From an optimization exercise on the open Yosys and OpenROAD flow, aimed at small area; shortcuts taken in it are not production practice.
Function was checked by simulation only, so behaviour that the tests miss may differ from the original.
Power is estimated from default activity; no workload was simulated.

Figure 1. Nets reached from selected ports.
Bar = 100 um.
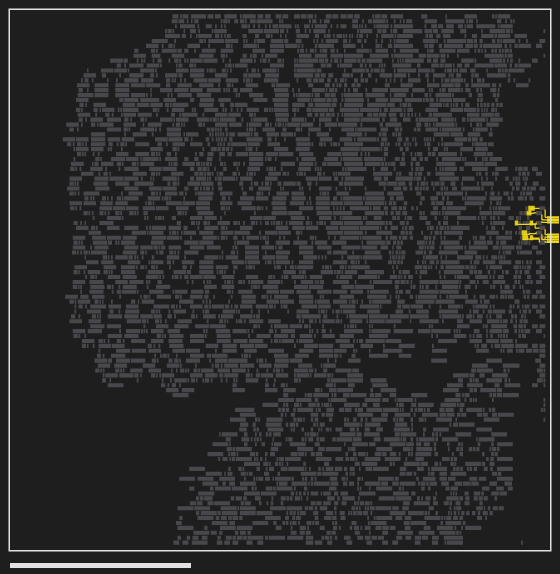
Figure 2. Sequential cells coloured by netlist name.
Bar = 100 um. Other sequential cells in the stronger grey, the rest of the logic in the fainter grey.
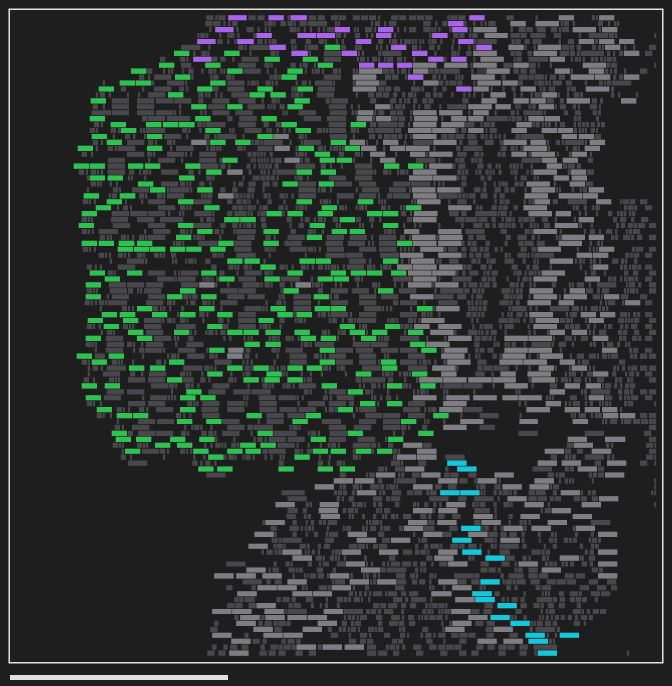
Figure 3. M4 wires.
Supply wires on this layer in grey.
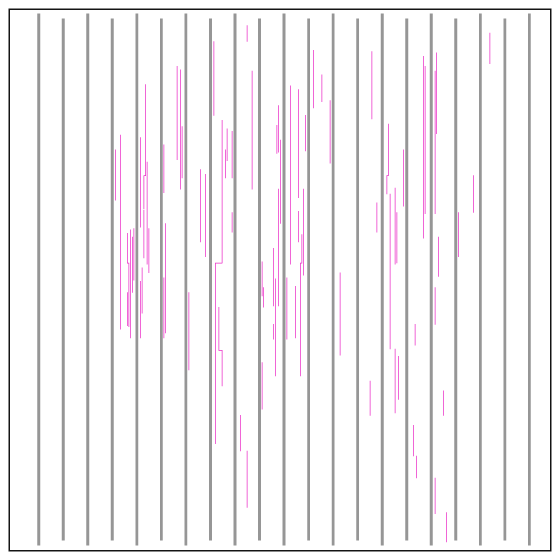
[design.v]
module SignExtension(
  In, 
  Out
);
input signed [15:0] In; 
output signed [31:0] Out;
assign Out = In;
endmodule  
module SevenSeg(OUT,IN);
input  [3:0] IN;
output [6:0] OUT;
assign OUT =
  (IN == 4'h0) ? 7'b1000000 :
  (IN == 4'h1) ? 7'b1111001 :
  (IN == 4'h2) ? 7'b0100100 :
  (IN == 4'h3) ? 7'b0110000 :
  (IN == 4'h4) ? 7'b0011001 :
  (IN == 4'h5) ? 7'b0010010 :
  (IN == 4'h6) ? 7'b0000010 :
  (IN == 4'h7) ? 7'b1111000 :
  (IN == 4'h8) ? 7'b0000000 :
  (IN == 4'h9) ? 7'b0010000 :
  (IN == 4'hA) ? 7'b0001000 :
  (IN == 4'hb) ? 7'b0000011 :
  (IN == 4'hc) ? 7'b1000110 :
  (IN == 4'hd) ? 7'b0100001 :
  (IN == 4'he) ? 7'b0000110 :
    7'b0001110 ;
endmodule
module Fetch(
  I_CLOCK,
  I_LOCK,
  I_BranchPC,
  I_BranchAddrSelect,
  I_BranchStallSignal,
  I_DepStallSignal,
  I_GPUStallSignal, 
  I_IMEM_DATA,
  O_IMEM_ADDR,
  O_LOCK,
  O_PC,
  O_IR,
  O_FE_Valid 	     
);
input I_CLOCK;
input I_LOCK;
input [16-1:0] I_BranchPC;  
input I_BranchAddrSelect;  
input I_BranchStallSignal;  
input I_DepStallSignal;  
input I_GPUStallSignal;  
input [32-1:0] I_IMEM_DATA;
output [8-3:0] O_IMEM_ADDR;
output reg O_LOCK;
output reg [16-1:0] O_PC;
output reg [32-1:0] O_IR;
output reg  O_FE_Valid;
wire [8-3:0] PC_line;
assign PC_line = O_PC[8-1:2];
wire [32-1:0] IR_out;
assign O_IMEM_ADDR = PC_line;
assign IR_out = I_IMEM_DATA;
wire latch_keep;
assign latch_keep = I_BranchStallSignal || I_DepStallSignal;
always @(negedge I_CLOCK) begin
	O_LOCK <= I_LOCK;
	if (I_LOCK == 1'b1) begin
		O_PC <= (latch_keep) ? O_PC : I_BranchAddrSelect ? I_BranchPC : O_PC + 4;
		O_IR <= (latch_keep) ? O_IR : IR_out; 
		O_FE_Valid <= !latch_keep;
	end else begin
		O_PC <= 0;
		O_IR <= 0;
		O_FE_Valid <= 0; 
	end
end
endmodule
module Decode(
  I_CLOCK,
  I_LOCK,
  I_PC,
  I_IR,
  I_FE_Valid, 	
  I_WriteBackRegIdx,
  I_WriteBackVRegIdx,	      
  I_WriteBackData,
  I_CCValue,
  I_WriteBackPC,
  I_WriteBackPCEn,
  I_VecSrc1Value,
  I_VecSrc2Value,
  I_VecDestValue,
  I_RegWEn, 
  I_VRegWEn, 	 
  I_CCWEn,
  I_EDDestRegIdx,
  I_EDDestVRegIdx,
  I_EDDestWrite,
  I_EDDestVWrite,
  I_MDDestRegIdx,
  I_MDDestVRegIdx,
  I_MDDestWrite,
  I_MDDestVWrite,
  I_EDCCWEn,
  I_MDCCWEn,
  I_GPUStallSignal, 
  O_LOCK,
  O_PC,
  O_Opcode,
  O_IR, 	      
  O_Src1Value,
  O_Src2Value,
  O_DestRegIdx,
  O_DestVRegIdx,
  O_Idx, 
  O_Imm,
  O_DepStallSignal,
  O_BranchStallSignal,
  O_CCValue, 	      
  O_VecSrc1Value,
  O_VecSrc2Value,
  O_DE_Valid
);
input [64-1:0] I_VecSrc1Value;  
input [64-1:0] I_VecSrc2Value;  
input 						I_CLOCK;
input 						I_LOCK;
input [16-1:0]	I_PC;
input [32-1:0]	I_IR;
input 						I_FE_Valid;
input [3:0]						I_WriteBackRegIdx;
input [16-1:0]		I_WriteBackData;
input 							I_RegWEn;
input [6-1:0]	I_WriteBackVRegIdx;
input [64-1:0] 	I_VecDestValue;
input 							I_VRegWEn;
input [2:0]						I_CCValue;
input 							I_CCWEn;
input [16-1:0]		I_WriteBackPC;   
input								I_WriteBackPCEn;
input I_EDCCWEn;
input I_MDCCWEn;
input [3:0] I_EDDestRegIdx;
input I_EDDestWrite;
input [6-1:0] I_EDDestVRegIdx;
input I_EDDestVWrite;
input [3:0] I_MDDestRegIdx;
input I_MDDestWrite;
input [6-1:0] I_MDDestVRegIdx;
input I_MDDestVWrite;
input I_GPUStallSignal;  
output reg 								O_LOCK;
output reg [16-1:0] 		O_PC;
output reg [8-1:0]	O_Opcode;
output reg [32-1:0] 		O_IR;
output reg [2:0] 						O_CCValue;
output reg 								O_DE_Valid;
output reg [16-1:0] 		O_Src1Value;
output reg [16-1:0] 		O_Src2Value;
output reg [16-1:0] 		O_Imm;
output reg [3:0] 						O_DestRegIdx;
output reg [64-1:0] 		O_VecSrc1Value; 
output reg [64-1:0] 		O_VecSrc2Value;
output reg [1:0] 						O_Idx;
output reg [6-1:0] 	O_DestVRegIdx;
output reg O_DepStallSignal;
output reg O_BranchStallSignal;
reg [16-1:0] RF[0:16-1];
reg [2:0] CCValue;
wire [16-1:0] Imm32;
SignExtension SE0(.In(I_IR[15:0]), .Out(Imm32));
wire [8-1:0] Opcode;
assign Opcode = I_IR[31:24];
reg 								dep_stall;
reg 								br_stall;
reg [16-1:0]			Src1Value;
reg [16-1:0]			Src2Value;
reg [16-1:0]			Imm;
reg [3:0] 						DestRegIdx;
reg [64-1:0] 		VecSrc1Value;
reg [64-1:0] 		VecSrc2Value;
reg [1:0] 						Idx;
reg [6-1:0]	DestVRegIdx;
integer trav;
always @(*) begin	
	Src1Value = O_Src1Value;
	Src2Value = O_Src2Value;
	Imm = O_Imm;
	DestRegIdx = O_DestRegIdx;
	VecSrc1Value = 0;
	VecSrc2Value = 0;
	Idx = 0;
	DestVRegIdx = 0;
	dep_stall = 0;
   case (Opcode)
	8'b00000000: begin 
		Src1Value = RF[I_IR[19:16]];
		Src2Value = RF[I_IR[11:8]];
		DestRegIdx = I_IR[23:20];
		if ( ((I_IR[19:16] == I_EDDestRegIdx) && I_EDDestWrite) || 
			  ((I_IR[19:16] == I_MDDestRegIdx) && I_MDDestWrite) ||
			  ((I_IR[11:8]  == I_EDDestRegIdx) && I_EDDestWrite) || 
			  ((I_IR[11:8]  == I_MDDestRegIdx) && I_MDDestWrite) )
			dep_stall = 1;
		else
			dep_stall = 0; 	
	end 8'b00000100: begin
		Src1Value = RF[I_IR[19:16]];
		Src2Value = RF[I_IR[11:8]];
		DestRegIdx = I_IR[23:20];
		if ( ((I_IR[19:16] == I_EDDestRegIdx) && I_EDDestWrite) || 
			  ((I_IR[19:16] == I_MDDestRegIdx) && I_MDDestWrite) ||
			  ((I_IR[11:8]  == I_EDDestRegIdx) && I_EDDestWrite) || 
			  ((I_IR[11:8]  == I_MDDestRegIdx) && I_MDDestWrite) )
			dep_stall = 1;
		else
			dep_stall = 0; 	
	end 8'b00000001: begin
		Src1Value = RF[I_IR[19:16]];
		Imm = Imm32;
		DestRegIdx = I_IR[23:20];
		if ( ((I_IR[19:16] == I_EDDestRegIdx) && I_EDDestWrite) || 
			  ((I_IR[19:16] == I_MDDestRegIdx) && I_MDDestWrite) )
			dep_stall = 1;
		else
			dep_stall = 0; 	
	end 8'b00000101: begin
		Src1Value = RF[I_IR[19:16]];
		Imm = Imm32;
		DestRegIdx = I_IR[23:20];
		if ( ((I_IR[19:16] == I_EDDestRegIdx) && I_EDDestWrite) || 
			  ((I_IR[19:16] == I_MDDestRegIdx) && I_MDDestWrite) )
			dep_stall = 1;
		else
			dep_stall = 0; 
	end 8'b00110010: begin
		Src1Value = RF[I_IR[19:16]];
		Src2Value = RF[I_IR[23:20]];
		Imm = Imm32;
		if ( ((I_IR[19:16] == I_EDDestRegIdx) && I_EDDestWrite) || 
			  ((I_IR[19:16] == I_MDDestRegIdx) && I_MDDestWrite) ||
			  ((I_IR[23:20] == I_EDDestRegIdx) && I_EDDestWrite) || 
			  ((I_IR[23:20] == I_MDDestRegIdx) && I_MDDestWrite) )
			dep_stall = 1;
		else
			dep_stall = 0; 
	end 8'b11011001: begin
		Imm = Imm32;
		dep_stall = I_EDCCWEn || I_MDCCWEn;
	end 8'b11011100: begin
		Imm = Imm32;
		dep_stall = I_EDCCWEn || I_MDCCWEn;
	end 8'b11011010: begin
		Imm = Imm32;
		dep_stall = I_EDCCWEn || I_MDCCWEn;
	end 8'b11011101: begin
		Imm = Imm32;
		dep_stall = I_EDCCWEn || I_MDCCWEn;
	end 8'b11011011: begin
		Imm = Imm32;
		dep_stall = I_EDCCWEn || I_MDCCWEn;
	end 8'b11011110: begin
		Imm = Imm32;
		dep_stall = I_EDCCWEn || I_MDCCWEn;
	end 8'b11011111: begin
		Imm = Imm32;
		dep_stall = I_EDCCWEn || I_MDCCWEn;
	end default: begin
		dep_stall = 0;
	end
   endcase
end
always @(*) begin
	br_stall =
		(I_IR[31:27] == 5'b11011) ||
		(I_IR[31:24] == 8'b11100000)  ||
		(I_IR[31:24] == 8'b11110000)  ||
		(I_IR[31:24] == 8'b11111000);
end
always @(posedge I_CLOCK) begin
	if (I_LOCK == 1'b1) begin
		if (I_RegWEn)
			RF[I_WriteBackRegIdx] <= I_WriteBackData;
		if (I_CCWEn)
			CCValue <= I_CCValue;
	end else begin
		for (trav = 0; trav < 16; trav = trav + 1)
			RF[trav] <= 0;
		CCValue <= 0;
	end
end
always @(negedge I_CLOCK) begin
	O_LOCK 			<= I_LOCK;
	O_PC 				<= I_PC;
   O_Opcode 		<= Opcode;
	O_IR 				<= I_IR;
	O_CCValue		<= CCValue;
	O_Src1Value 	<= Src1Value;
	O_Src2Value 	<= Src2Value;
	O_Imm 			<= Imm;
	O_DestRegIdx 	<= DestRegIdx;
	O_VecSrc1Value	<= VecSrc1Value;
	O_VecSrc2Value <= VecSrc2Value;
	O_Idx 			<= Idx;
	O_DestVRegIdx 	<= DestVRegIdx;
	if (I_LOCK == 1'b1) begin
		O_DE_Valid 				<= I_FE_Valid;
		O_DepStallSignal		<= dep_stall;
		O_BranchStallSignal	<= br_stall;
	end else begin
		O_DE_Valid 				<= 0;
		O_DepStallSignal 		<= 0;
		O_BranchStallSignal	<= 0;
	end 
end
endmodule
module Execute(
  I_CLOCK,
  I_LOCK,
  I_PC,	       
  I_Opcode,
  I_IR, 	       
  I_Src1Value,
  I_Src2Value,
  I_DestRegIdx,
  I_DestVRegIdx,
  I_Imm,
  I_CCValue, 	       
  I_Idx, 
  I_VecSrc1Value,
  I_VecSrc2Value,
  I_DE_Valid, 
  I_GPUStallSignal, 
  O_LOCK,
  O_Opcode,
  O_IR, 	 
  O_PC,   
  O_R15PC,
  O_DestRegIdx,
  O_DestVRegIdx,	 
  O_DestValue,
  O_CCValue, 	       
  O_VecSrc1Value,
  O_VecDestValue,
  O_EX_Valid, 
  O_MARValue, 
  O_MDRValue,
  O_BranchPC_Signal, 
  O_BranchAddrSelect_Signal,
  O_RegWEn,
  O_VRegWEn,
  O_CCWEn,
  O_RegWEn_Signal,
  O_VRegWEn_Signal,
  O_CCWEn_Signal  
);
input 							I_CLOCK;
input 							I_LOCK;
input [16-1:0]		I_PC;
input [8-1:0]	I_Opcode;
input [32-1:0]		I_IR;
input [2:0]						I_CCValue;
input 							I_DE_Valid;
input signed  [16-1:0]	I_Src1Value;
input signed [16-1:0]		I_Src2Value;
input [16-1:0]				I_Imm;
input [3:0]								I_DestRegIdx;
input [64-1:0]				I_VecSrc1Value; 
input [64-1:0]				I_VecSrc2Value; 
input [1:0]								I_Idx; 
input [6-1:0]			I_DestVRegIdx;
input I_GPUStallSignal; 
output reg 								O_LOCK;
output reg [8-1:0]	O_Opcode;
output reg [16-1:0]			O_PC;
output reg [16-1:0]			O_R15PC;
output reg [32-1:0]			O_IR;
output reg 								O_EX_Valid;
output reg [2:0]						O_CCValue;
output reg 								O_CCWEn;
output reg [16-1:0]		O_DestValue;
output reg [3:0]						O_DestRegIdx;
output reg 								O_RegWEn;
output reg [64-1:0]		O_VecSrc1Value; 
output reg [64-1:0]		O_VecDestValue;
output reg [6-1:0]	O_DestVRegIdx;
output reg 								O_VRegWEn;
output reg [16-1:0]		O_MARValue;
output reg [16-1:0]		O_MDRValue;
output reg [16-1:0] 	O_BranchPC_Signal;
output reg							O_BranchAddrSelect_Signal;
output reg O_CCWEn_Signal;
output reg O_RegWEn_Signal;
output reg O_VRegWEn_Signal;
reg [16-1:0] 	dest_value;
reg [2:0] 					cc_value;
reg [16-1:0] 		r15pc;
reg [64-1:0] 	vec_dest_value;
reg [16-1:0] 	mar_value;
reg [16-1:0] 	mdr_value;
reg 							reg_w_en;
reg 							vreg_w_en;
reg 							cc_w_en;
reg 							is_br;
reg [16-1:0]		br_addr;
always @(*) begin  
	dest_value		= O_DestValue;
	cc_value			= O_CCValue;
	vec_dest_value	= 0;
	mar_value		= O_MARValue;
	mdr_value		= O_MDRValue;
	br_addr			= O_BranchPC_Signal;
	case (I_Opcode)
	8'b00000000: begin
		dest_value 		= I_Src1Value + I_Src2Value;
		cc_value 		= ((dest_value) == 0 ? 3'b010 : dest_value[15] == 0 ? 3'b100 : 3'b001);
		r15pc 			= I_PC;
		reg_w_en			= 1;
		vreg_w_en		= 0;
		cc_w_en			= 1;
		is_br				= 0;
	end 8'b00000100: begin
		dest_value 		= I_Src1Value + I_Src2Value;
		cc_value 		= ((dest_value) == 0 ? 3'b010 : dest_value[15] == 0 ? 3'b100 : 3'b001);
		r15pc 			= I_PC;
		reg_w_en			= 1;
		vreg_w_en		= 0;
		cc_w_en			= 1;
		is_br				= 0;
	end 8'b00000001: begin
		dest_value 		= I_Src1Value + I_Imm;
		cc_value 		= ((dest_value) == 0 ? 3'b010 : dest_value[15] == 0 ? 3'b100 : 3'b001);
		r15pc 			= I_PC;
		reg_w_en			= 1;
		vreg_w_en		= 0;
		cc_w_en			= 1;
		is_br				= 0;
	end 8'b00000101: begin
		dest_value 		= I_Src1Value + I_Imm;
		cc_value 		= ((dest_value) == 0 ? 3'b010 : dest_value[15] == 0 ? 3'b100 : 3'b001);
		r15pc 			= I_PC;
		reg_w_en			= 1;
		vreg_w_en		= 0;
		cc_w_en			= 1;
		is_br				= 0;
	end 8'b00110010: begin
		dest_value		= 0;
		cc_value			= 0;
		r15pc				= I_PC;
		vec_dest_value	= 0;
		mar_value		= I_Src1Value + I_Imm;
		mdr_value		= I_Src2Value;
		reg_w_en			= 0;
		vreg_w_en		= 0;
		cc_w_en			= 0;
		is_br				= 0;
		br_addr			= 0;
	end 8'b11011001: begin
		br_addr 		= I_CCValue == 3'b100 ? I_PC + I_Imm : I_PC;
		r15pc			= br_addr;
		reg_w_en 	= 0;
		vreg_w_en	= 0;
		cc_w_en		= 0;
		is_br 		= 1;
	end 8'b11011100: begin
		br_addr 		= I_CCValue == 3'b001 ? I_PC + I_Imm : I_PC;
		r15pc			= br_addr;
		reg_w_en 	= 0;
		vreg_w_en	= 0;
		cc_w_en		= 0;
		is_br 		= 1;
	end 8'b11011010: begin
		br_addr 		= I_CCValue == 3'b010 ? I_PC + I_Imm : I_PC;
		r15pc			= br_addr;
		reg_w_en 	= 0;
		vreg_w_en	= 0;
		cc_w_en		= 0;
		is_br 		= 1;
	end 8'b11011101: begin
		br_addr 		= I_CCValue != 3'b010 ? I_PC + I_Imm : I_PC;
		r15pc			= br_addr;
		reg_w_en 	= 0;
		vreg_w_en	= 0;
		cc_w_en		= 0;
		is_br 		= 1;
	end 8'b11011011: begin
		br_addr 		= I_CCValue != 3'b001 ? I_PC + I_Imm : I_PC;
		r15pc			= br_addr;
		reg_w_en 	= 0;
		vreg_w_en	= 0;
		cc_w_en		= 0;
		is_br 		= 1;
	end 8'b11011110: begin
		br_addr 		= I_CCValue != 3'b100 ? I_PC + I_Imm : I_PC;
		r15pc			= br_addr;
		reg_w_en 	= 0;
		vreg_w_en	= 0;
		cc_w_en		= 0;
		is_br 		= 1;
	end 8'b11011111: begin
		br_addr 		= I_PC + I_Imm;
		r15pc			= br_addr;
		reg_w_en 	= 0;
		vreg_w_en	= 0;
		cc_w_en		= 0;
		is_br 		= 1;
	end default: begin 
		r15pc 			= I_PC;
		reg_w_en			= 0;
		vreg_w_en		= 0;
		cc_w_en			= 0;
		is_br				= 0;
	end 
	endcase
end
always @(negedge I_CLOCK) begin
	O_LOCK 			<= I_LOCK;
	O_Opcode 		<= I_Opcode;
	O_PC 				<= I_PC;
	O_R15PC 			<= r15pc;
	O_IR 				<= I_IR;
	O_CCValue 		<= cc_value;
	O_DestValue 	<= dest_value;
	O_DestRegIdx	<= I_DestRegIdx;
	O_VecSrc1Value	<= I_VecSrc1Value; 
	O_VecDestValue <= vec_dest_value;
	O_DestVRegIdx	<= I_DestVRegIdx;
	O_MARValue 		<= mar_value;
	O_MDRValue 		<= mdr_value;
	O_BranchPC_Signal 			<= br_addr;
	O_BranchAddrSelect_Signal	<= is_br;
	if (I_LOCK == 1'b1) begin
		O_EX_Valid			<= I_DE_Valid;
		O_CCWEn 				<= cc_w_en;
		O_RegWEn 			<= reg_w_en;
		O_VRegWEn 			<= vreg_w_en;
		O_CCWEn_Signal		<= cc_w_en;
		O_RegWEn_Signal	<= reg_w_en;
		O_VRegWEn_Signal	<= vreg_w_en;
	end else begin 
		O_EX_Valid			<= 1'b0;
		O_CCWEn				<= 1'b0; 
		O_RegWEn				<= 1'b0;
		O_VRegWEn			<= 1'b0; 
		O_CCWEn_Signal		<= 1'b0;
		O_RegWEn_Signal	<= 1'b0;
		O_VRegWEn_Signal	<= 1'b0;
	end
end
endmodule
module Memory(
  I_CLOCK,
  I_LOCK,
  I_Opcode,
  I_PC,
  I_IR, 	
  I_R15PC,  
  I_DestRegIdx,
  I_DestVRegIdx, 	      
  I_DestValue,
  I_CCValue, 	      
  I_VecSrc1Value, 
  I_VecDestValue, 	 
  I_EX_Valid, 
  I_MARValue,
  I_MDRValue,
  I_RegWEn,
  I_VRegWEn,
  I_CCWEn,   
  I_GPUStallSignal,   
  O_LOCK,
  O_Opcode,
  O_IR, 	
  O_PC, 
  O_R15PC,  
  O_DestRegIdx,
  O_DestVRegIdx, 	  
  O_LEDR,
  O_LEDG,
  O_HEX0,
  O_HEX1,
  O_HEX2,
  O_HEX3,
  O_CCValue, 	      
  O_VecSrc1Value, 
  O_VecDestValue, 
  O_DestValue,
  O_MEM_Valid,
  O_RegWEn,
  O_VRegWEn,
  O_CCWEn   	      
 );
input 							I_CLOCK;
input 							I_LOCK;
input [16-1:0]		I_PC;
input [16-1:0]		I_R15PC;
input [8-1:0]	I_Opcode;
input [32-1:0]		I_IR;
input 							I_EX_Valid; 
input [2:0]						I_CCValue;
input								I_CCWEn;
input [16-1:0]		I_DestValue;
input [3:0]						I_DestRegIdx;
input								I_RegWEn;
input [64-1:0]		I_VecSrc1Value; 
input [64-1:0]		I_VecDestValue;
input [6-1:0]	I_DestVRegIdx;
input								I_VRegWEn;
input [16-1:0]		I_MARValue;
input [16-1:0]		I_MDRValue;
input								I_GPUStallSignal; 
output reg 								O_LOCK;
output reg [16-1:0]			O_PC; 
output reg [16-1:0]			O_R15PC; 
output reg [8-1:0]	O_Opcode;
output reg [32-1:0]			O_IR; 
output reg								O_MEM_Valid;
output reg [2:0]						O_CCValue;
output reg								O_CCWEn;
output reg [16-1:0]		O_DestValue;
output reg [3:0]						O_DestRegIdx;
output reg								O_RegWEn;
output reg [64-1:0]		O_VecSrc1Value; 
output reg [64-1:0]		O_VecDestValue;
output reg [6-1:0]	O_DestVRegIdx;
output reg								O_VRegWEn;
output [9:0]							O_LEDR;
output [7:0]							O_LEDG;
output [6:0] O_HEX0, O_HEX1, O_HEX2, O_HEX3;
reg  [16-1:0] dst_value;
always @(negedge I_CLOCK) begin
	O_LOCK			<= I_LOCK;
	O_PC 				<= I_PC; 
	O_R15PC 			<= I_R15PC; 
	O_Opcode 		<= I_Opcode;
	O_IR 				<= I_IR;
	O_CCValue 		<= I_CCValue;
	O_DestValue 	<= dst_value;
	O_DestRegIdx 	<= I_DestRegIdx;
	O_VecSrc1Value <= I_VecSrc1Value; 
	O_VecDestValue <= I_VecDestValue;
	O_DestVRegIdx	<= I_DestVRegIdx;
	if (I_LOCK == 1'b1) begin
		O_MEM_Valid 	<= I_EX_Valid;
		O_RegWEn 		<= I_RegWEn;
		O_VRegWEn 		<= I_VRegWEn;
		O_CCWEn 			<= I_CCWEn;
	end else begin
		O_MEM_Valid		<= 1'b0;
		O_RegWEn 		<= 1'b0;
		O_VRegWEn 		<= 1'b0;
		O_CCWEn 			<= 1'b0;
	end
end
reg [15:0] HexOut;
SevenSeg sseg0(.OUT(O_HEX3), .IN(HexOut[15:12]));
SevenSeg sseg1(.OUT(O_HEX2), .IN(HexOut[11:8]));
SevenSeg sseg2(.OUT(O_HEX1), .IN(HexOut[7:4]));
SevenSeg sseg3(.OUT(O_HEX0), .IN(HexOut[3:0]));
reg [9:0] LedROut;
reg [7:0] LedGOut;
assign O_LEDR = LedROut;
assign O_LEDG = LedGOut;
wire [6-1:0] mar_line_addr;
assign mar_line_addr = (I_MARValue >> 1) ;  
always @(*) begin
	if (I_EX_Valid) begin
		dst_value = I_DestValue;
	end else begin
		dst_value = O_DestValue;
	end
end
always @(negedge I_CLOCK) begin
	if (!I_LOCK) begin
		HexOut <= 16'hBEEF;
		LedGOut <= 8'b11111111;
		LedROut <= 10'b1111111111;
	end else if (I_EX_Valid) begin
		if (I_Opcode == 8'b00110010) begin
			if (I_MARValue[9:0] == 1022)
				HexOut <= I_MDRValue;
			else if (I_MARValue[9:0] == 1020)
				LedROut <= I_MDRValue;
			else if (I_MARValue[9:0] == 1021)
				LedGOut <= I_MDRValue;
		end
	end
end
endmodule
module Writeback(
  I_CLOCK,
  I_LOCK,
  I_Opcode,
  I_IR, 	
  I_PC,  
  I_R15PC,
  I_DestRegIdx,
  I_DestVRegIdx, 	
  I_DestValue,  
  I_CCValue, 		 
  I_VecSrc1Value,
  I_VecDestValue,
  I_MEM_Valid,
  I_RegWEn, 
  I_VRegWEn, 
  I_CCWEn,
  I_GPUStallSignal, 
  O_LOCK,
  O_WriteBackRegIdx,
  O_WriteBackVRegIdx,		 
  O_WriteBackData,
  O_PC, 
  O_CCValue, 		 
  O_VecDestValue,
  O_GSRValue, 
  O_GSRValue_Valid,
  O_VertexV1, 
  O_VertexV2, 
  O_VertexV3,
  O_RegWEn, 
  O_VRegWEn, 	 
  O_CCWEn     	       
);
input 							I_CLOCK;
input 							I_LOCK;
input [16-1:0]		I_PC;
input [16-1:0]		I_R15PC;
input [8-1:0]	I_Opcode;
input [32-1:0]		I_IR;
input								I_MEM_Valid; 
input [2:0]						I_CCValue;
input								I_CCWEn;
input [16-1:0]		I_DestValue;
input [3:0]						I_DestRegIdx;
input								I_RegWEn;
input [64-1:0]		I_VecSrc1Value; 
input [64-1:0]		I_VecDestValue;
input [6-1:0]	I_DestVRegIdx;  
input								I_VRegWEn;
input								I_GPUStallSignal;     
output reg								O_LOCK;
output reg [16-1:0]			O_PC;
output reg [2:0]						O_CCValue;
output reg								O_CCWEn; 
output reg[16-1:0]			O_WriteBackData;
output reg [3:0]						O_WriteBackRegIdx;
output reg								O_RegWEn;
output reg [64-1:0]		O_VecDestValue;
output reg [6-1:0]	O_WriteBackVRegIdx;
output reg								O_VRegWEn; 	 
output reg [8-1:0]			O_GSRValue; 
output reg [64-1:0]	O_VertexV1;
output reg [64-1:0]	O_VertexV2;
output reg [64-1:0]	O_VertexV3;
output reg									O_GSRValue_Valid; 
reg [1:0] vertex_point_status;
reg [29:0] vertex_v1_t;
reg [29:0] vertex_v2_t;
reg [29:0] vertex_v3_t;
always @(negedge I_CLOCK) begin
	O_LOCK					<= I_LOCK;
	O_PC 						<= I_PC;
	O_CCValue 				<= I_CCValue;
	O_WriteBackData 		<= I_DestValue;
	O_WriteBackRegIdx 	<= I_DestRegIdx;
	O_VecDestValue 		<= I_VecDestValue;
	O_WriteBackVRegIdx 	<= I_DestVRegIdx;
	O_GSRValue				<= 0;
	O_VertexV1				<= 0;
	O_VertexV2				<= 0;
	O_VertexV3				<= 0;
	O_GSRValue_Valid		<= 0;
	if (I_LOCK == 1'b1) begin
		O_CCWEn		<= I_CCWEn; 
		O_RegWEn 	<= I_RegWEn;
		O_VRegWEn 	<= I_VRegWEn;   
	end else begin
		O_CCWEn		<= 1'b0; 
		O_RegWEn 	<= 1'b0;
		O_VRegWEn 	<= 1'b0; 
	end
end
endmodule
module Gpu (
  I_CLK, 
  I_RST_N,
  I_VIDEO_ON, 
  I_GPU_DATA,
  I_GSRValue,
  I_GSRValue_Valid, 
  I_VertexV1, 
  I_VertexV2, 
  I_VertexV3, 	    
  O_GPU_DATA,
  O_GPU_ADDR,
  O_GPU_READ,
  O_GPU_WRITE,
  O_GPUStallSignal
);
input	I_CLK;
input I_RST_N;
input	I_VIDEO_ON;
input [8-1:0] I_GSRValue;
input [64-1:0]  I_VertexV1; 
input [64-1:0]  I_VertexV2; 
input [64-1:0]  I_VertexV3;
input I_GSRValue_Valid; 
input       [15:0] I_GPU_DATA;
output reg  [15:0] O_GPU_DATA;
output reg  [17:0] O_GPU_ADDR;
output reg         O_GPU_WRITE;
output reg         O_GPU_READ;
output reg         O_GPUStallSignal; 
reg [15:0] count;
reg [9:0]  rowInd;
reg [9:0]  colInd;
always @(posedge I_CLK or negedge I_RST_N)
begin
	if (!I_RST_N) begin
		O_GPU_ADDR <= 16'h0000;
		O_GPU_WRITE <= 1'b1;
		O_GPU_READ <= 1'b0;
		O_GPU_DATA <= {4'h0, 4'hF, 4'h0, 4'h0};
		count <= 0;
		O_GPUStallSignal <= 0; 
	end else begin
		if (!I_VIDEO_ON) begin
		  	count <= count + 1;
		if (count[15] == 0) begin 
				O_GPU_ADDR <= rowInd*640 + colInd;
				O_GPU_WRITE <= 1'b1;
				O_GPU_READ <= 1'b0;
				O_GPU_DATA <= {4'h0, 4'hf, 4'hf, 4'h0};
			end 
		 if (count[15] == 1)   begin 
		   O_GPU_ADDR <= rowInd*640 + colInd;
		   O_GPU_WRITE <= 1'b1;
		   O_GPU_READ <= 1'b0;
		   O_GPU_DATA <= {4'h0, 4'h0, 4'h0, 4'h0};
		end
		end  
	end  
end
always @(posedge I_CLK or negedge I_RST_N)
begin
  if (!I_RST_N) begin
    colInd <= 0;
  end else begin
    if (!I_VIDEO_ON) begin
      if (colInd < 639)
        colInd <= colInd + 1;
      else
        colInd <= 0;
    end
  end
end
always @(posedge I_CLK or negedge I_RST_N)
begin
  if (!I_RST_N) begin
    rowInd <= 0;
  end else begin
    if (!I_VIDEO_ON) begin
      if (colInd == 0) begin
        if (rowInd < 399)
          rowInd <= rowInd + 1;
        else
          rowInd <= 0;
      end
    end
  end
end
endmodule
module MultiSram (
  I_VGA_ADDR, 
  I_VGA_READ,
  O_VGA_DATA, 
  I_GPU_ADDR, 
  I_GPU_DATA, 
  I_GPU_READ, 
  I_GPU_WRITE, 
  O_GPU_DATA, 
  I_SRAM_DQ,
  O_SRAM_DQ,
  O_SRAM_DQ_OE,
  O_SRAM_ADDR,
  O_SRAM_UB_N,
  O_SRAM_LB_N,
  O_SRAM_WE_N,
  O_SRAM_CE_N,
  O_SRAM_OE_N
);
input         I_VGA_READ;
input	 [17:0] I_VGA_ADDR;
output [15:0] O_VGA_DATA;
input	 [17:0] I_GPU_ADDR;
input	 [15:0] I_GPU_DATA;
output [15:0] O_GPU_DATA;
input	        I_GPU_READ;
input	        I_GPU_WRITE;
input	 [15:0] I_SRAM_DQ;    
output [15:0] O_SRAM_DQ;    
output        O_SRAM_DQ_OE;  
output [17:0] O_SRAM_ADDR;
output        O_SRAM_UB_N,
              O_SRAM_LB_N,
              O_SRAM_WE_N,
              O_SRAM_CE_N,
              O_SRAM_OE_N;
assign O_SRAM_DQ = I_GPU_DATA;
assign O_SRAM_DQ_OE = !O_SRAM_WE_N && I_GPU_WRITE;
assign O_SRAM_ADDR = I_VGA_READ ? I_VGA_ADDR : ((I_GPU_READ | I_GPU_WRITE) ? I_GPU_ADDR : 0);
assign O_SRAM_WE_N = I_VGA_READ ? 1'b1 : (I_GPU_WRITE ? 1'b0: 1'b1);								
assign O_SRAM_CE_N = 1'b0;
assign O_SRAM_UB_N = 1'b0;
assign O_SRAM_LB_N = 1'b0;
assign O_SRAM_OE_N = I_GPU_WRITE ? 1'b1 : 1'b0;
assign O_VGA_DATA = I_VGA_READ ? I_SRAM_DQ : 16'h0000;
assign O_GPU_DATA = I_GPU_READ ? I_SRAM_DQ : 16'h0000;
endmodule
module PixelGen (
  I_CLK,
  I_RST_N,
  I_DATA,
  I_COORD_X,
  I_COORD_Y,
  O_VIDEO_ON,
  O_NEXT_ADDR,
  O_RED,
  O_GREEN,
  O_BLUE
);
input I_CLK;
input I_RST_N;
input [15:0] I_DATA;
input [9:0]	 I_COORD_X;
input [9:0]	 I_COORD_Y;
output reg        O_VIDEO_ON;
output reg [17:0] O_NEXT_ADDR; 
output reg [3:0]  O_RED;
output reg [3:0]  O_GREEN;
output reg [3:0]  O_BLUE;
always @(posedge I_CLK or negedge I_RST_N)
begin
  if (!I_RST_N) begin
    O_VIDEO_ON <= 1'b0;
    O_NEXT_ADDR <= 0;
  end else begin
    if (I_COORD_X == 639) begin
      if (I_COORD_Y == 39) begin
        O_VIDEO_ON <= 1;
        O_NEXT_ADDR <= 0;
      end else begin
        if (I_COORD_Y >= 440) begin
          O_VIDEO_ON <= 0;
          O_NEXT_ADDR <= 0;
        end else begin
          O_NEXT_ADDR <= (I_COORD_Y-40)*640 + I_COORD_X + 1;
        end
      end
    end else begin
      O_NEXT_ADDR <= (I_COORD_Y-40)*640 + I_COORD_X + 1;
    end
  end
end
always @(posedge I_CLK or negedge I_RST_N)
begin
  if (!I_RST_N) begin
    O_RED <= 0;
    O_GREEN <= 0;
    O_BLUE <= 0;
  end else begin
    if (I_COORD_Y == 39 && I_COORD_X == 639) begin
      O_RED <= I_DATA[11:8];
      O_GREEN <= I_DATA[7:4];
      O_BLUE <= I_DATA[3:0];
    end else begin
      if (I_COORD_Y < 40 || I_COORD_Y >= 440 || (I_COORD_Y == 439 && I_COORD_X == 639)) begin
        O_RED <= 0;
        O_GREEN <= 0;
        O_BLUE <= 0;
      end else begin
        O_RED <= I_DATA[11:8];
        O_GREEN <= I_DATA[7:4];
        O_BLUE <= I_DATA[3:0];
      end
    end
  end
end
endmodule
module VgaController (
  I_CLK,
  I_RST_N,
  I_RED,
  I_GREEN,
  I_BLUE,
  O_ADDRESS,
  O_COORD_X,
  O_COORD_Y,
  O_VGA_R,
  O_VGA_G,
  O_VGA_B,
  O_VGA_SYNC,
  O_VGA_BLANK,
  O_VGA_CLOCK,
  O_VGA_H_SYNC,
  O_VGA_V_SYNC
);
input I_CLK;
input I_RST_N;
input [3:0]	I_RED;
input [3:0]	I_GREEN;
input [3:0]	I_BLUE;
output reg [19:0]	O_ADDRESS;
output reg [9:0]  O_COORD_X;
output reg [9:0]  O_COORD_Y;
output [3:0] O_VGA_R;
output [3:0] O_VGA_G;
output [3:0] O_VGA_B;
output       O_VGA_SYNC;
output       O_VGA_BLANK;
output       O_VGA_CLOCK;
output reg   O_VGA_H_SYNC;
output reg   O_VGA_V_SYNC;
reg [9:0] H_Counter;
reg [9:0] V_Counter;
reg [3:0] CursorColor_R;
reg [3:0] CursorColor_G;
reg [3:0] CursorColor_B;
assign O_VGA_BLANK = O_VGA_H_SYNC & O_VGA_V_SYNC;
assign O_VGA_SYNC  = 1'b0;
assign O_VGA_CLOCK = I_CLK;
assign O_VGA_R = ((96 + 48 + 4)<=H_Counter && H_Counter<(96 + 48 + 4)+640 && (2 + 32)<=V_Counter && V_Counter<(2 + 32)+480) ? CursorColor_R : 0;
assign O_VGA_G = ((96 + 48 + 4)<=H_Counter && H_Counter<(96 + 48 + 4)+640 && (2 + 32)<=V_Counter && V_Counter<(2 + 32)+480) ? CursorColor_G : 0;
assign O_VGA_B = ((96 + 48 + 4)<=H_Counter && H_Counter<(96 + 48 + 4)+640 && (2 + 32)<=V_Counter && V_Counter<(2 + 32)+480) ? CursorColor_B : 0;
always @(posedge I_CLK or negedge I_RST_N)
begin
  if (!I_RST_N) begin
    O_ADDRESS <= 0;
    O_COORD_X <= 0;
    O_COORD_Y <= 0;
  end else begin
    if ((96 + 48 + 4)<=H_Counter && H_Counter<(96 + 48 + 4)+640 && (2 + 32)<=V_Counter && V_Counter<(2 + 32)+480) begin
      O_ADDRESS <= O_COORD_Y*640+O_COORD_X-3;
      O_COORD_X <= H_Counter-(96 + 48 + 4);
      O_COORD_Y <= V_Counter-(2 + 32);
    end
  end
end
always @(posedge I_CLK or negedge I_RST_N)
begin
  if (!I_RST_N) begin
    CursorColor_R	<= 0;
    CursorColor_G	<= 0;
    CursorColor_B	<= 0;
  end else begin
    CursorColor_R	<= I_RED;
    CursorColor_G	<= I_GREEN;
    CursorColor_B	<= I_BLUE;
  end
end
always @(posedge I_CLK or negedge I_RST_N)
begin
  if (!I_RST_N) begin
    H_Counter <=	0;
    O_VGA_H_SYNC <= 0;
  end else begin
    if (H_Counter < 800)
      H_Counter <=	H_Counter + 1;
    else
      H_Counter <=	0;
    if (H_Counter < 96)
      O_VGA_H_SYNC <= 0;
    else
      O_VGA_H_SYNC <= 1;
  end
end
always @(posedge I_CLK or negedge I_RST_N)
begin
  if (!I_RST_N) begin
    V_Counter <=	0;
    O_VGA_V_SYNC <= 0;
  end else begin
    if (H_Counter == 0) begin
      if (V_Counter < 525)
        V_Counter <=	V_Counter + 1;
      else
        V_Counter <=	0;
      if (V_Counter < 2)
        O_VGA_V_SYNC <= 0;
      else
        O_VGA_V_SYNC <= 1;
    end
  end
end
endmodule
module lg_highlevel(
  clk,           
  rst_n,         
  IMEM_ADDR,     
  IMEM_DATA,     
  HEX0,          
  HEX1,          
  HEX2,          
  HEX3,          
  LEDG,          
  LEDR,          
  VGA_HS,        
  VGA_VS,        
  VGA_R,         
  VGA_G,         
  VGA_B,         
  SRAM_DQ_IN,    
  SRAM_DQ_OUT,   
  SRAM_DQ_OE,    
  SRAM_ADDR,     
  SRAM_UB_N,     
  SRAM_LB_N,     
  SRAM_WE_N,     
  SRAM_CE_N,     
  SRAM_OE_N      
);
input        clk;
input        rst_n;
output [8-3:0] IMEM_ADDR;
input  [32-1:0]         IMEM_DATA;
output [6:0] HEX0;  
output [6:0] HEX1;  
output [6:0] HEX2;  
output [6:0] HEX3;  
output [7:0] LEDG;  
output [9:0] LEDR;  
output        VGA_HS;  
output        VGA_VS;  
output [3:0]  VGA_R;   
output [3:0]  VGA_G;   
output [3:0]  VGA_B;   
input  [15:0] SRAM_DQ_IN;   
output [15:0] SRAM_DQ_OUT;  
output        SRAM_DQ_OE;   
output [17:0] SRAM_ADDR;  
output        SRAM_UB_N;  
output        SRAM_LB_N;  
output        SRAM_WE_N;  
output        SRAM_CE_N;  
output        SRAM_OE_N;  
wire pll_c0;
wire pll_locked;
wire LOCK_FD;
wire [16-1:0] PC_FD;
wire [32-1:0] IR_FD;
wire [16-1:0] BranchPC_EF;
wire BranchAddrSelect_EF;
wire DepStallSignal_DF;
wire BranchStallSignal_DF;
wire FE_Valid_FD;
wire [3:0] WriteBackRegIdx_WD;
wire [6-1:0] WriteBackVRegIdx_WD;   
wire [16-1:0] WritebackData_WD;
wire [16-1:0] PC_WD;
wire [64-1:0] VecSrc1Value_WD;
wire [64-1:0] VecSrc2Value_WD;
wire [64-1:0] VecDestValue_WD;
wire 	       RegWEn_WD;
wire 	       VRegWEn_WD;
wire 	       CCWEn_WD;
wire LOCK_DE;
wire [16-1:0] PC_DE;
wire [8-1:0] Opcode_DE;
wire [32-1:0] IR_DE;   
wire [16-1:0] Src1Value_DE;
wire [16-1:0] Src2Value_DE;
wire [3:0] DestRegIdx_DE;
wire [6-1:0]  DestVRegIdx_DE;
wire [16-1:0] Imm_DE;
wire [1:0] Idx_DE;
wire [64-1:0] VecSrc1Value_DE;
wire [64-1:0] VecSrc2Value_DE;
wire DE_Valid_DE;
wire LOCK_EM;
wire [8-1:0] Opcode_EM;
wire [32-1:0] IR_EM;      
wire [16-1:0] PC_EM;
wire [16-1:0] R15PC_EM;
wire [3:0] DestRegIdx_EM;
wire [6-1:0]  DestVRegIdx_EM;   
wire [16-1:0] DestValue_EM;
wire [64-1:0] VecSrc1Value_EM;
wire [64-1:0] VecDestValue_EM;
wire EX_Valid_EM;
wire [16-1:0] MARValue_EM;
wire [16-1:0] MDRValue_EM;
wire 	       RegWEn_EM;
wire 	       VRegWEn_EM;
wire 	       CCWEn_EM;
wire 	       RegWEn_ED;
wire 	       VRegWEn_ED;
wire 	       CCWEn_ED;
wire LOCK_MW;
wire [8-1:0] Opcode_MW;
wire [32-1:0] IR_MW;   
wire [16-1:0] PC_MW;   
wire [16-1:0] R15PC_MW;
wire [3:0] DestRegIdx_MW;
wire [6-1:0]  DestVRegIdx_MW; 
wire [16-1:0] DestValue_MW;  
wire EX_Valid_MW; 
wire [64-1:0] VecSrc1Value_MW;
wire [64-1:0] VecDestValue_MW;
wire         LOCK_WG; 
wire 	       RegWEn_MW;
wire 	       VRegWEn_MW;
wire 	       CCWEn_MW;
wire [8-1:0] GSRValue_WG; 
wire [64-1:0] VertexV1_WG;
wire [64-1:0] VertexV2_WG;
wire [64-1:0] VertexV3_WG;
wire GSRValue_Valid_WG; 
wire [2:0] 		     CCValue_DE;
wire [2:0] 		     CCValue_EM;
wire [2:0] 		     CCValue_MW;
wire [2:0] 		     CCValue_WD;         
wire 	GPUStallSignal_G; 
wire 	GPUStallSignal = 1'b0;
assign pll_c0 = clk;
assign pll_locked = rst_n;
assign VecSrc1Value_WD = 0;
assign VecSrc2Value_WD = 0;
Fetch Fetch0 (
  .I_CLOCK(pll_c0),
  .I_LOCK(pll_locked),
  .I_BranchPC(BranchPC_EF),
  .I_BranchAddrSelect(BranchAddrSelect_EF),
  .I_BranchStallSignal(BranchStallSignal_DF),
  .I_DepStallSignal(DepStallSignal_DF),
  .I_GPUStallSignal(GPUStallSignal),
  .I_IMEM_DATA(IMEM_DATA),
  .O_IMEM_ADDR(IMEM_ADDR),
  .O_LOCK(LOCK_FD),
  .O_PC(PC_FD),
  .O_IR(IR_FD),
  .O_FE_Valid(FE_Valid_FD)	      
);
Decode Decode0 (
  .I_CLOCK(pll_c0),
  .I_LOCK(LOCK_FD),
  .I_PC(PC_FD),
  .I_IR(IR_FD),
  .I_FE_Valid(FE_Valid_FD),
  .I_WriteBackRegIdx(WriteBackRegIdx_WD),
  .I_WriteBackVRegIdx(WriteBackVRegIdx_WD),		
  .I_WriteBackData(WritebackData_WD),
  .I_CCValue(CCValue_WD), 			
  .I_WriteBackPC(PC_WD),
  .I_WriteBackPCEn(EX_Valid_MW),
  .I_VecSrc1Value(VecSrc1Value_WD),
  .I_VecSrc2Value(VecSrc2Value_WD),
  .I_VecDestValue(VecDestValue_WD),
  .I_RegWEn(RegWEn_WD),
  .I_VRegWEn(VRegWEn_WD),
  .I_CCWEn(CCWEn_WD),		      		       				  		
  .I_EDDestVRegIdx(DestVRegIdx_DE),
  .I_EDDestRegIdx(DestRegIdx_DE),
  .I_MDDestVRegIdx(DestVRegIdx_EM),
  .I_MDDestRegIdx(DestRegIdx_EM),  
  .I_EDDestWrite(RegWEn_ED),  
  .I_MDDestWrite(RegWEn_EM),
  .I_EDDestVWrite(VRegWEn_ED),
  .I_MDDestVWrite(VRegWEn_EM),  
  .I_EDCCWEn(CCWEn_ED),
  .I_MDCCWEn(CCWEn_EM),
  .I_GPUStallSignal(GPUStallSignal),
  .O_LOCK(LOCK_DE),
  .O_PC(PC_DE),
  .O_Opcode(Opcode_DE),
  .O_IR(IR_DE),		
  .O_Src1Value(Src1Value_DE),
  .O_Src2Value(Src2Value_DE),
  .O_DestRegIdx(DestRegIdx_DE),
  .O_DestVRegIdx(DestVRegIdx_DE),
  .O_Idx(Idx_DE),
  .O_Imm(Imm_DE),
  .O_DepStallSignal(DepStallSignal_DF),
  .O_BranchStallSignal(BranchStallSignal_DF),				
  .O_CCValue(CCValue_DE), 				
  .O_VecSrc1Value(VecSrc1Value_DE), 
  .O_VecSrc2Value(VecSrc2Value_DE),
  .O_DE_Valid(DE_Valid_DE) 		
);
Execute Execute0 (
  .I_CLOCK(pll_c0),
  .I_LOCK(LOCK_DE),
  .I_PC(PC_DE),
  .I_Opcode(Opcode_DE),
  .I_IR(IR_DE),		  
  .I_Src1Value(Src1Value_DE),
  .I_Src2Value(Src2Value_DE),
  .I_DestRegIdx(DestRegIdx_DE),
  .I_DestVRegIdx(DestVRegIdx_DE),
  .I_Imm(Imm_DE),
  .I_CCValue(CCValue_DE),
  .I_Idx(Idx_DE),
  .I_VecSrc1Value(VecSrc1Value_DE),
  .I_VecSrc2Value(VecSrc2Value_DE),		  
  .I_DE_Valid(DE_Valid_DE),				  
  .I_GPUStallSignal(GPUStallSignal),
  .O_LOCK(LOCK_EM),
  .O_Opcode(Opcode_EM),
  .O_IR(IR_EM),	
  .O_PC(PC_EM), 
  .O_R15PC(R15PC_EM), 
  .O_DestRegIdx(DestRegIdx_EM),
  .O_DestVRegIdx(DestVRegIdx_EM),		  
  .O_DestValue(DestValue_EM),
  .O_CCValue(CCValue_EM), 				  		  
  .O_VecSrc1Value(VecSrc1Value_EM), 
  .O_VecDestValue(VecDestValue_EM),
  .O_EX_Valid(EX_Valid_EM),
  .O_MARValue(MARValue_EM),
  .O_MDRValue(MDRValue_EM),
  .O_BranchPC_Signal(BranchPC_EF), 
  .O_BranchAddrSelect_Signal(BranchAddrSelect_EF),
  .O_RegWEn_Signal(RegWEn_ED),
  .O_VRegWEn_Signal(VRegWEn_ED),
  .O_CCWEn_Signal(CCWEn_ED),
  .O_RegWEn(RegWEn_EM),
  .O_VRegWEn(VRegWEn_EM),
  .O_CCWEn(CCWEn_EM)		      		       				  		  
);
Memory Memory0 (
  .I_CLOCK(pll_c0),
  .I_LOCK(LOCK_EM),
  .I_Opcode(Opcode_EM),
  .I_IR(IR_EM),
  .I_PC(PC_EM),  
  .I_R15PC(R15PC_EM),
  .I_DestRegIdx(DestRegIdx_EM),
  .I_DestVRegIdx(DestVRegIdx_EM),		
  .I_DestValue(DestValue_EM),
  .I_CCValue(CCValue_EM), 				  		
  .I_VecSrc1Value(VecSrc1Value_EM),
  .I_VecDestValue(VecDestValue_EM),
  .I_EX_Valid(EX_Valid_EM),		
  .I_MARValue(MARValue_EM),
  .I_MDRValue(MDRValue_EM),
  .I_RegWEn(RegWEn_EM),
  .I_VRegWEn(VRegWEn_EM),
  .I_CCWEn(CCWEn_EM),		      		       				  		
  .I_GPUStallSignal(GPUStallSignal),
  .O_LOCK(LOCK_MW),
  .O_Opcode(Opcode_MW),
  .O_IR(IR_MW),
  .O_PC(PC_MW),  
  .O_R15PC(R15PC_MW), 
  .O_DestRegIdx(DestRegIdx_MW),
  .O_DestVRegIdx(DestVRegIdx_MW),		
  .O_LEDR(LEDR),
  .O_LEDG(LEDG),
  .O_HEX0(HEX0),
  .O_HEX1(HEX1),
  .O_HEX2(HEX2),
  .O_HEX3(HEX3),  
  .O_CCValue(CCValue_MW), 				  					
  .O_VecSrc1Value(VecSrc1Value_MW), 
  .O_VecDestValue(VecDestValue_MW),
  .O_DestValue(DestValue_MW),
  .O_MEM_Valid(EX_Valid_MW),
  .O_RegWEn(RegWEn_MW),
  .O_VRegWEn(VRegWEn_MW),
  .O_CCWEn(CCWEn_MW)		      		       				  
);
Writeback Writeback0 (
  .I_CLOCK(pll_c0),
  .I_LOCK(LOCK_MW),
  .I_Opcode(Opcode_MW),
  .I_IR(IR_MW),	
  .I_PC(PC_MW), 
  .I_R15PC(R15PC_MW),  
  .I_DestRegIdx(DestRegIdx_MW),
  .I_DestVRegIdx(DestVRegIdx_MW),
  .I_VecSrc1Value(VecSrc1Value_MW),
  .I_DestValue(DestValue_MW),
  .I_VecDestValue(VecDestValue_MW),		      
  .I_MEM_Valid(EX_Valid_MW),
  .I_CCValue(CCValue_MW), 		      
  .I_RegWEn(RegWEn_MW),
  .I_VRegWEn(VRegWEn_MW),
  .I_CCWEn(CCWEn_MW),	
  .I_GPUStallSignal(GPUStallSignal),
  .O_LOCK(LOCK_WG),  
  .O_WriteBackRegIdx(WriteBackRegIdx_WD),
  .O_WriteBackVRegIdx(WriteBackVRegIdx_WD),		      
  .O_WriteBackData(WritebackData_WD),
  .O_CCValue(CCValue_WD), 
  .O_PC(PC_WD),  
  .O_VecDestValue(VecDestValue_WD),
  .O_GSRValue(GSRValue_WG),
  .O_GSRValue_Valid(GSRValue_Valid_WG),
  .O_VertexV1(VertexV1_WG), 
  .O_VertexV2(VertexV2_WG),
  .O_VertexV3(VertexV3_WG),
  .O_RegWEn(RegWEn_WD), 
  .O_VRegWEn(VRegWEn_WD),
  .O_CCWEn(CCWEn_WD)       	 		      
);
wire [17:0]	mVGA_ADDR;
wire [15:0]	mVGA_DATA;
wire [9:0]  mVGA_X;
wire [9:0]  mVGA_Y;
wire [3:0]  mVGA_R;
wire [3:0]  mVGA_G;
wire [3:0]  mVGA_B;
wire        mGPU_READ;
wire        mGPU_WRITE;
wire [17:0]	mGPU_ADDR;
wire [15:0]	mGPU_WRITE_DATA;
wire [15:0]	mGPU_READ_DATA;
wire VIDEO_ON; 
VgaController VgaController0 (
  .I_CLK          (pll_c0),
  .I_RST_N        (rst_n),
  .I_RED          (mVGA_R),
  .I_GREEN        (mVGA_G),
  .I_BLUE         (mVGA_B),
  .O_COORD_X      (mVGA_X),
  .O_COORD_Y      (mVGA_Y),
  .O_VGA_R        (VGA_R),
  .O_VGA_G        (VGA_G),
  .O_VGA_B        (VGA_B),
  .O_VGA_H_SYNC   (VGA_HS),
  .O_VGA_V_SYNC   (VGA_VS)
);
Gpu Gpu0 (
  .I_CLK          (pll_c0),
  .I_RST_N        (rst_n),  
  .I_VIDEO_ON     (VIDEO_ON),
  .I_GPU_DATA     (mGPU_READ_DATA),
  .I_GSRValue(GSRValue_WG),
  .I_GSRValue_Valid(GSRValue_Valid_WG),
  .I_VertexV1(VertexV1_WG), 
  .I_VertexV2(VertexV2_WG),
  .I_VertexV3(VertexV3_WG), 		      
  .O_GPU_DATA     (mGPU_WRITE_DATA),
  .O_GPU_ADDR     (mGPU_ADDR),
  .O_GPU_READ     (mGPU_READ),
  .O_GPU_WRITE    (mGPU_WRITE),
  .O_GPUStallSignal (GPUStallSignal_G)
);
PixelGen PixelGen0 (
  .I_CLK          (pll_c0),
  .I_RST_N        (rst_n),
  .I_DATA         (mVGA_DATA),
  .I_COORD_X      (mVGA_X),
  .I_COORD_Y      (mVGA_Y),
  .O_VIDEO_ON     (VIDEO_ON),
  .O_NEXT_ADDR    (mVGA_ADDR),
  .O_RED          (mVGA_R),
  .O_GREEN        (mVGA_G),
  .O_BLUE         (mVGA_B)
);
MultiSram MultiSram0 (	
  .I_VGA_READ     (VIDEO_ON),
  .I_VGA_ADDR     (mVGA_ADDR),
  .O_VGA_DATA     (mVGA_DATA),
  .I_GPU_ADDR     (mGPU_ADDR),
  .I_GPU_DATA     (mGPU_WRITE_DATA),
  .I_GPU_READ     (mGPU_READ), 
  .I_GPU_WRITE    (mGPU_WRITE),
  .O_GPU_DATA     (mGPU_READ_DATA),
  .I_SRAM_DQ      (SRAM_DQ_IN),
  .O_SRAM_DQ      (SRAM_DQ_OUT),
  .O_SRAM_DQ_OE   (SRAM_DQ_OE),
  .O_SRAM_ADDR    (SRAM_ADDR),
  .O_SRAM_UB_N    (SRAM_UB_N),
  .O_SRAM_LB_N    (SRAM_LB_N),
  .O_SRAM_WE_N    (SRAM_WE_N),
  .O_SRAM_CE_N    (SRAM_CE_N),
  .O_SRAM_OE_N    (SRAM_OE_N)
);
endmodule  
[run.sh]
#!/bin/bash
# synth_recipe.tcl (not shown) runs the flow's synth.tcl, then flattens the netlist and writes it again
# the make line also repeats each setting of config.mk as NAME=value (left out here)
make -C /OpenROAD-flow-scripts/flow DESIGN_CONFIG=/design/flow/config.mk WORK_HOME=/design/flow/orfs CLKGATE_MAP_FILE= SYNTH_SCRIPT=/design/flow/synth_recipe.tcl finish
[config.mk]
export PLATFORM = sky130hd
export DESIGN_NAME = lg_highlevel
export DESIGN_NICKNAME = lg_highlevel
export VERILOG_FILES = /design/flow/design.v
export SDC_FILE = /design/flow/constraint.sdc
export NUM_CORES = 4
export LEC_CHECK = 0
export CAP_MARGIN = 20
export CORE_MARGIN = 2
export CORE_UTILIZATION = 40
export SLEW_MARGIN = 20
[constraint.sdc]
create_clock -name core_clock -period 10.0 [get_ports {clk}]
set_input_delay 2.0000 -clock core_clock [delete_from_list [all_inputs] [get_ports {clk}]]
set_output_delay 2.0000 -clock core_clock [all_outputs]
set_load 0.01 [all_outputs]
==> metrics.log <==
[metrics] max-slew violation count: 0
[metrics] share of synthesized cell area in full adder, half adder and majority cells: 3.553%
[metrics] Port Buf Inserts: 139
[metrics] power share of the combinational group: 4.2%
[metrics] filler cell count in the final layout: 7994
[metrics] endpoint kind of the worst setup timing path: output port
[metrics] CTS HTree Levels: 3
[metrics] routed len/inst: 19.81 um
[metrics] TritonCTS clock tree: done
[metrics] fraction of the yosys area taken by sequential cells: 44.09%
[metrics] synth unique cells: 72
[metrics] complex-gate fraction of the synthesized area: 12.47%
[metrics] number of diodes added for antenna fixing: 0
[metrics] PwrDens: 162.6 mW/mm^2
[metrics] fraction of power consumed by sequential logic: 43.5%
[metrics] grt peak-use layer: met2
[metrics] sequential share of cell area: 37.66%
[metrics] number of cells on the worst hold path: 0
[metrics] Worst Hold Class: register to register
[metrics] Post-DP Area: 0.03696 mm^2
[metrics] WP depth: 4
[metrics] Inserted Clock Buffers: 76
[metrics] antenna viol nets, final: 0
[metrics] maximum vdd ir drop: 0.1243 mV
[metrics] multi-input gates: 2409
[metrics] largest net degree at the start of global routing: 112
[metrics] number of DRC violations after detailed-routing iteration 0: 2034
[metrics] Int Pwr: 4.882 mW
[metrics] clock network area share: 9.292%
[metrics] Req. time, crit path: 8.00 ns
[metrics] buffer cell driving the clock tree root: clkbuf_16
[metrics] Clock transition at path regs: 0.04 ns
[metrics] flip-flop and latch power: 2.88 mW
[metrics] run status: finished clean
[metrics] top cells by area, synth: dfxtp_1, mux4_2, edfxtp_1
[metrics] largest family of logic cells by synthesized area: multiplexers
[metrics] count of final setup violators: 0
[metrics] total I/O pin count: 156
[metrics] routability congestion estimate: 0.8694
[metrics] critical path buffer and inverter count: 1
[metrics] leakage dissipation: 15.94 nW
[metrics] most used standard cell by instance count after synthesis: nand2_1
[metrics] max-cap violation count: 0
[metrics] Routed met3 length: 7845 um
[metrics] die outline height: 298.7 um
[metrics] most common cell after layout, fill and taps aside: nand2_1
[metrics] grt met3 use: 4.587%
[metrics] clock network power share: 52.3%
[metrics] tightest hold margin: 0.3123 ns
[metrics] commonest cells after routing, fill and taps aside: nand2_1, dfxtp_1, inv_1, a21boi_0, mux4_2
[metrics] number of logic inverters in the finished layout: 53
[metrics] DR DRC count: 0
[metrics] cell-by-cell listing of the critical path: nor2b_1 > a21oi_1 > o32ai_1 > clkdlybuf4s50_1
[metrics] flip-flop count of the largest register, all copies and words added: 256
[metrics] Startpoint Class: register
[metrics] gr usage total: 21.49%
[metrics] Top power group: clock
[metrics] synthesized cell area: 0.03473 mm^2
[metrics] TritonCTS sink count: 669
[metrics] Synthesis Warnings: 9
[metrics] die width: 298.7 um
[metrics] critical path's slowest cell: clkdlybuf4s50_1
[metrics] final core utilization: 47.19%
[metrics] endpoint of the lowest-slack register-to-register path: Decode0.RF[1][4]
[metrics] setup repair after global routing missed its margin: false
[metrics] Crit Path Class: register to output port
[metrics] final standard cell count with taps included and fillers excluded: 4880
[metrics] final hold violation count: 0
[metrics] Total Wirelength: 96680 um
[metrics] cell family contributing the most delay on the critical path: buffers and inverters
[metrics] FF+latch area: 0.01534 mm^2
[metrics] number of clock buffers in the layout: 103
[metrics] end point of the critical path: HEX1[5]
[metrics] vias per std cell: 5.444
[metrics] Seq cells: 669
[metrics] Area growth, synth to finish: 17.33%
[metrics] post-placement setup slack: 1.341 ns
[metrics] Synth top area share: 23.46%
[metrics] DRT met1 WL: 41750 um
[metrics] detailed placer's ending HPWL: 60880 um
[metrics] number of tap cells added at floorplan: 1155
[metrics] Signal buf overhead: 4.247%
[metrics] setup slack of the worst register-to-register path: 2.15 ns
[metrics] switching part of the total power: 26.31%
[metrics] Worst Clk Skew: 0.05765 ns
[metrics] largest registers ranked by flip-flop count: Decode0.RF x256, Fetch0.O_IR x32
[metrics] Combinational Power: 0.280 mW
[metrics] Clock Tree Buf Depth: 3
[metrics] met1 routing resource usage after global routing: 29.09%
[metrics] clock group total power: 3.46 mW
[metrics] number of buffers outside the clock class in the layout: 184
[metrics] synthesized flop and latch total: 669
[metrics] Endpoint, Worst Hold: Writeback0.O_WriteBackRegIdx[3]
[metrics] slack of the critical path: 0.6717 ns
[metrics] worst slew pin tran: 1.232 ns
[metrics] launch point of the worst reg-to-reg path: Fetch0.O_LOCK
[metrics] area of the multi-input gates: 0.01824 mm^2
[metrics] # rows: 108
[metrics] number of flops mapped to enable cells by yosys: 121
[metrics] clock insertion delay at the later pin of the skew report: 0.67 ns
[metrics] met2 wire len: 43940 um
[metrics] async set or reset register ratio after synthesis: 21.08%
[metrics] number of instances resized during post-cts repair: 0
[metrics] Setup Buffers After CTS: 0
[metrics] First-pass DRT Iterations: 6
[metrics] vias in the first global route: 25600
[metrics] setup TNS after final layout: 0 ns
[metrics] Mapped Avg Cell Area: 10.29 um^2
[metrics] power consumption: 6.624 mW
[metrics] first-pass GRT wire length: 149200 um
[metrics] fraction of layout cells with a size suffix above 1: 12.97%
[metrics] grt met2 use: 33.63%
[metrics] area-dominant cell class after layout: multi-input combinational cells
[metrics] net switching component of the power: 1.743 mW
[metrics] number of hold buffers added after cts: 0
[metrics] Worst Reg2Reg Path Length in Cells: 6
[metrics] core area: 0.08635 mm^2
[metrics] hold path startpoint: Memory0.O_DestRegIdx[3]
[metrics] share of synthesized area spent on multiplexers: 17.62%
[metrics] peak fanout along the critical path: 14
[metrics] Synth Flop Type: dfxtp_1
[metrics] antenna violations before repair: 7
[metrics] cell accounting for the most synthesized area: dfxtp_1
[metrics] cells after synthesis: 3376
[metrics] Critical Path Max Stage Delay: 0.59 ns
[metrics] die area: 0.08919 mm^2
[metrics] Worst EP arrival: 7.33 ns
[metrics] multi-input combinational area share: 44.77%
[metrics] Nets: 3807
[metrics] most frequent cells after synthesis: nand2_1, dfxtp_1, a21boi_0
[metrics] relative slew slack: 17.65%
[metrics] overall via count from detail_route: 26569
[metrics] total non-filler cell area in the finished layout: 0.04075 mm^2
[metrics] Top reg by flops: Decode0.RF
[metrics] cell count after placement: 4471
[metrics] final global-route overflow total: 0
[metrics] simple logic cell fraction of the synthesized area: 15.13%
[metrics] xor and xnor area share after synthesis: 3.480%
[metrics] CP Launch Point: Memory0.HexOut[5]
[metrics] top layer used by detailed routing: met4
[metrics] effective utilization at floorplan: 40.22%
Back to the opening pictures, Figure 1:
yellow -> HEX2  # bits 7, direction output, edge east, end cells 7, wire 88.5 um

Back to the opening pictures, Figure 2:
purple -> Fetch0.O_IR  # flops 32, where north
green -> Decode0.RF  # flops 256
cyan -> Gpu0.O_GPU_ADDR  # flops 18, where south-east
not coloured = 363

Back to the opening pictures, Figure 3:
wire length on this layer = 3140 um
longest straight run = 107 um
nets with wire on the layer = 44
main direction = vertical
share of all routed wire = 3.3%

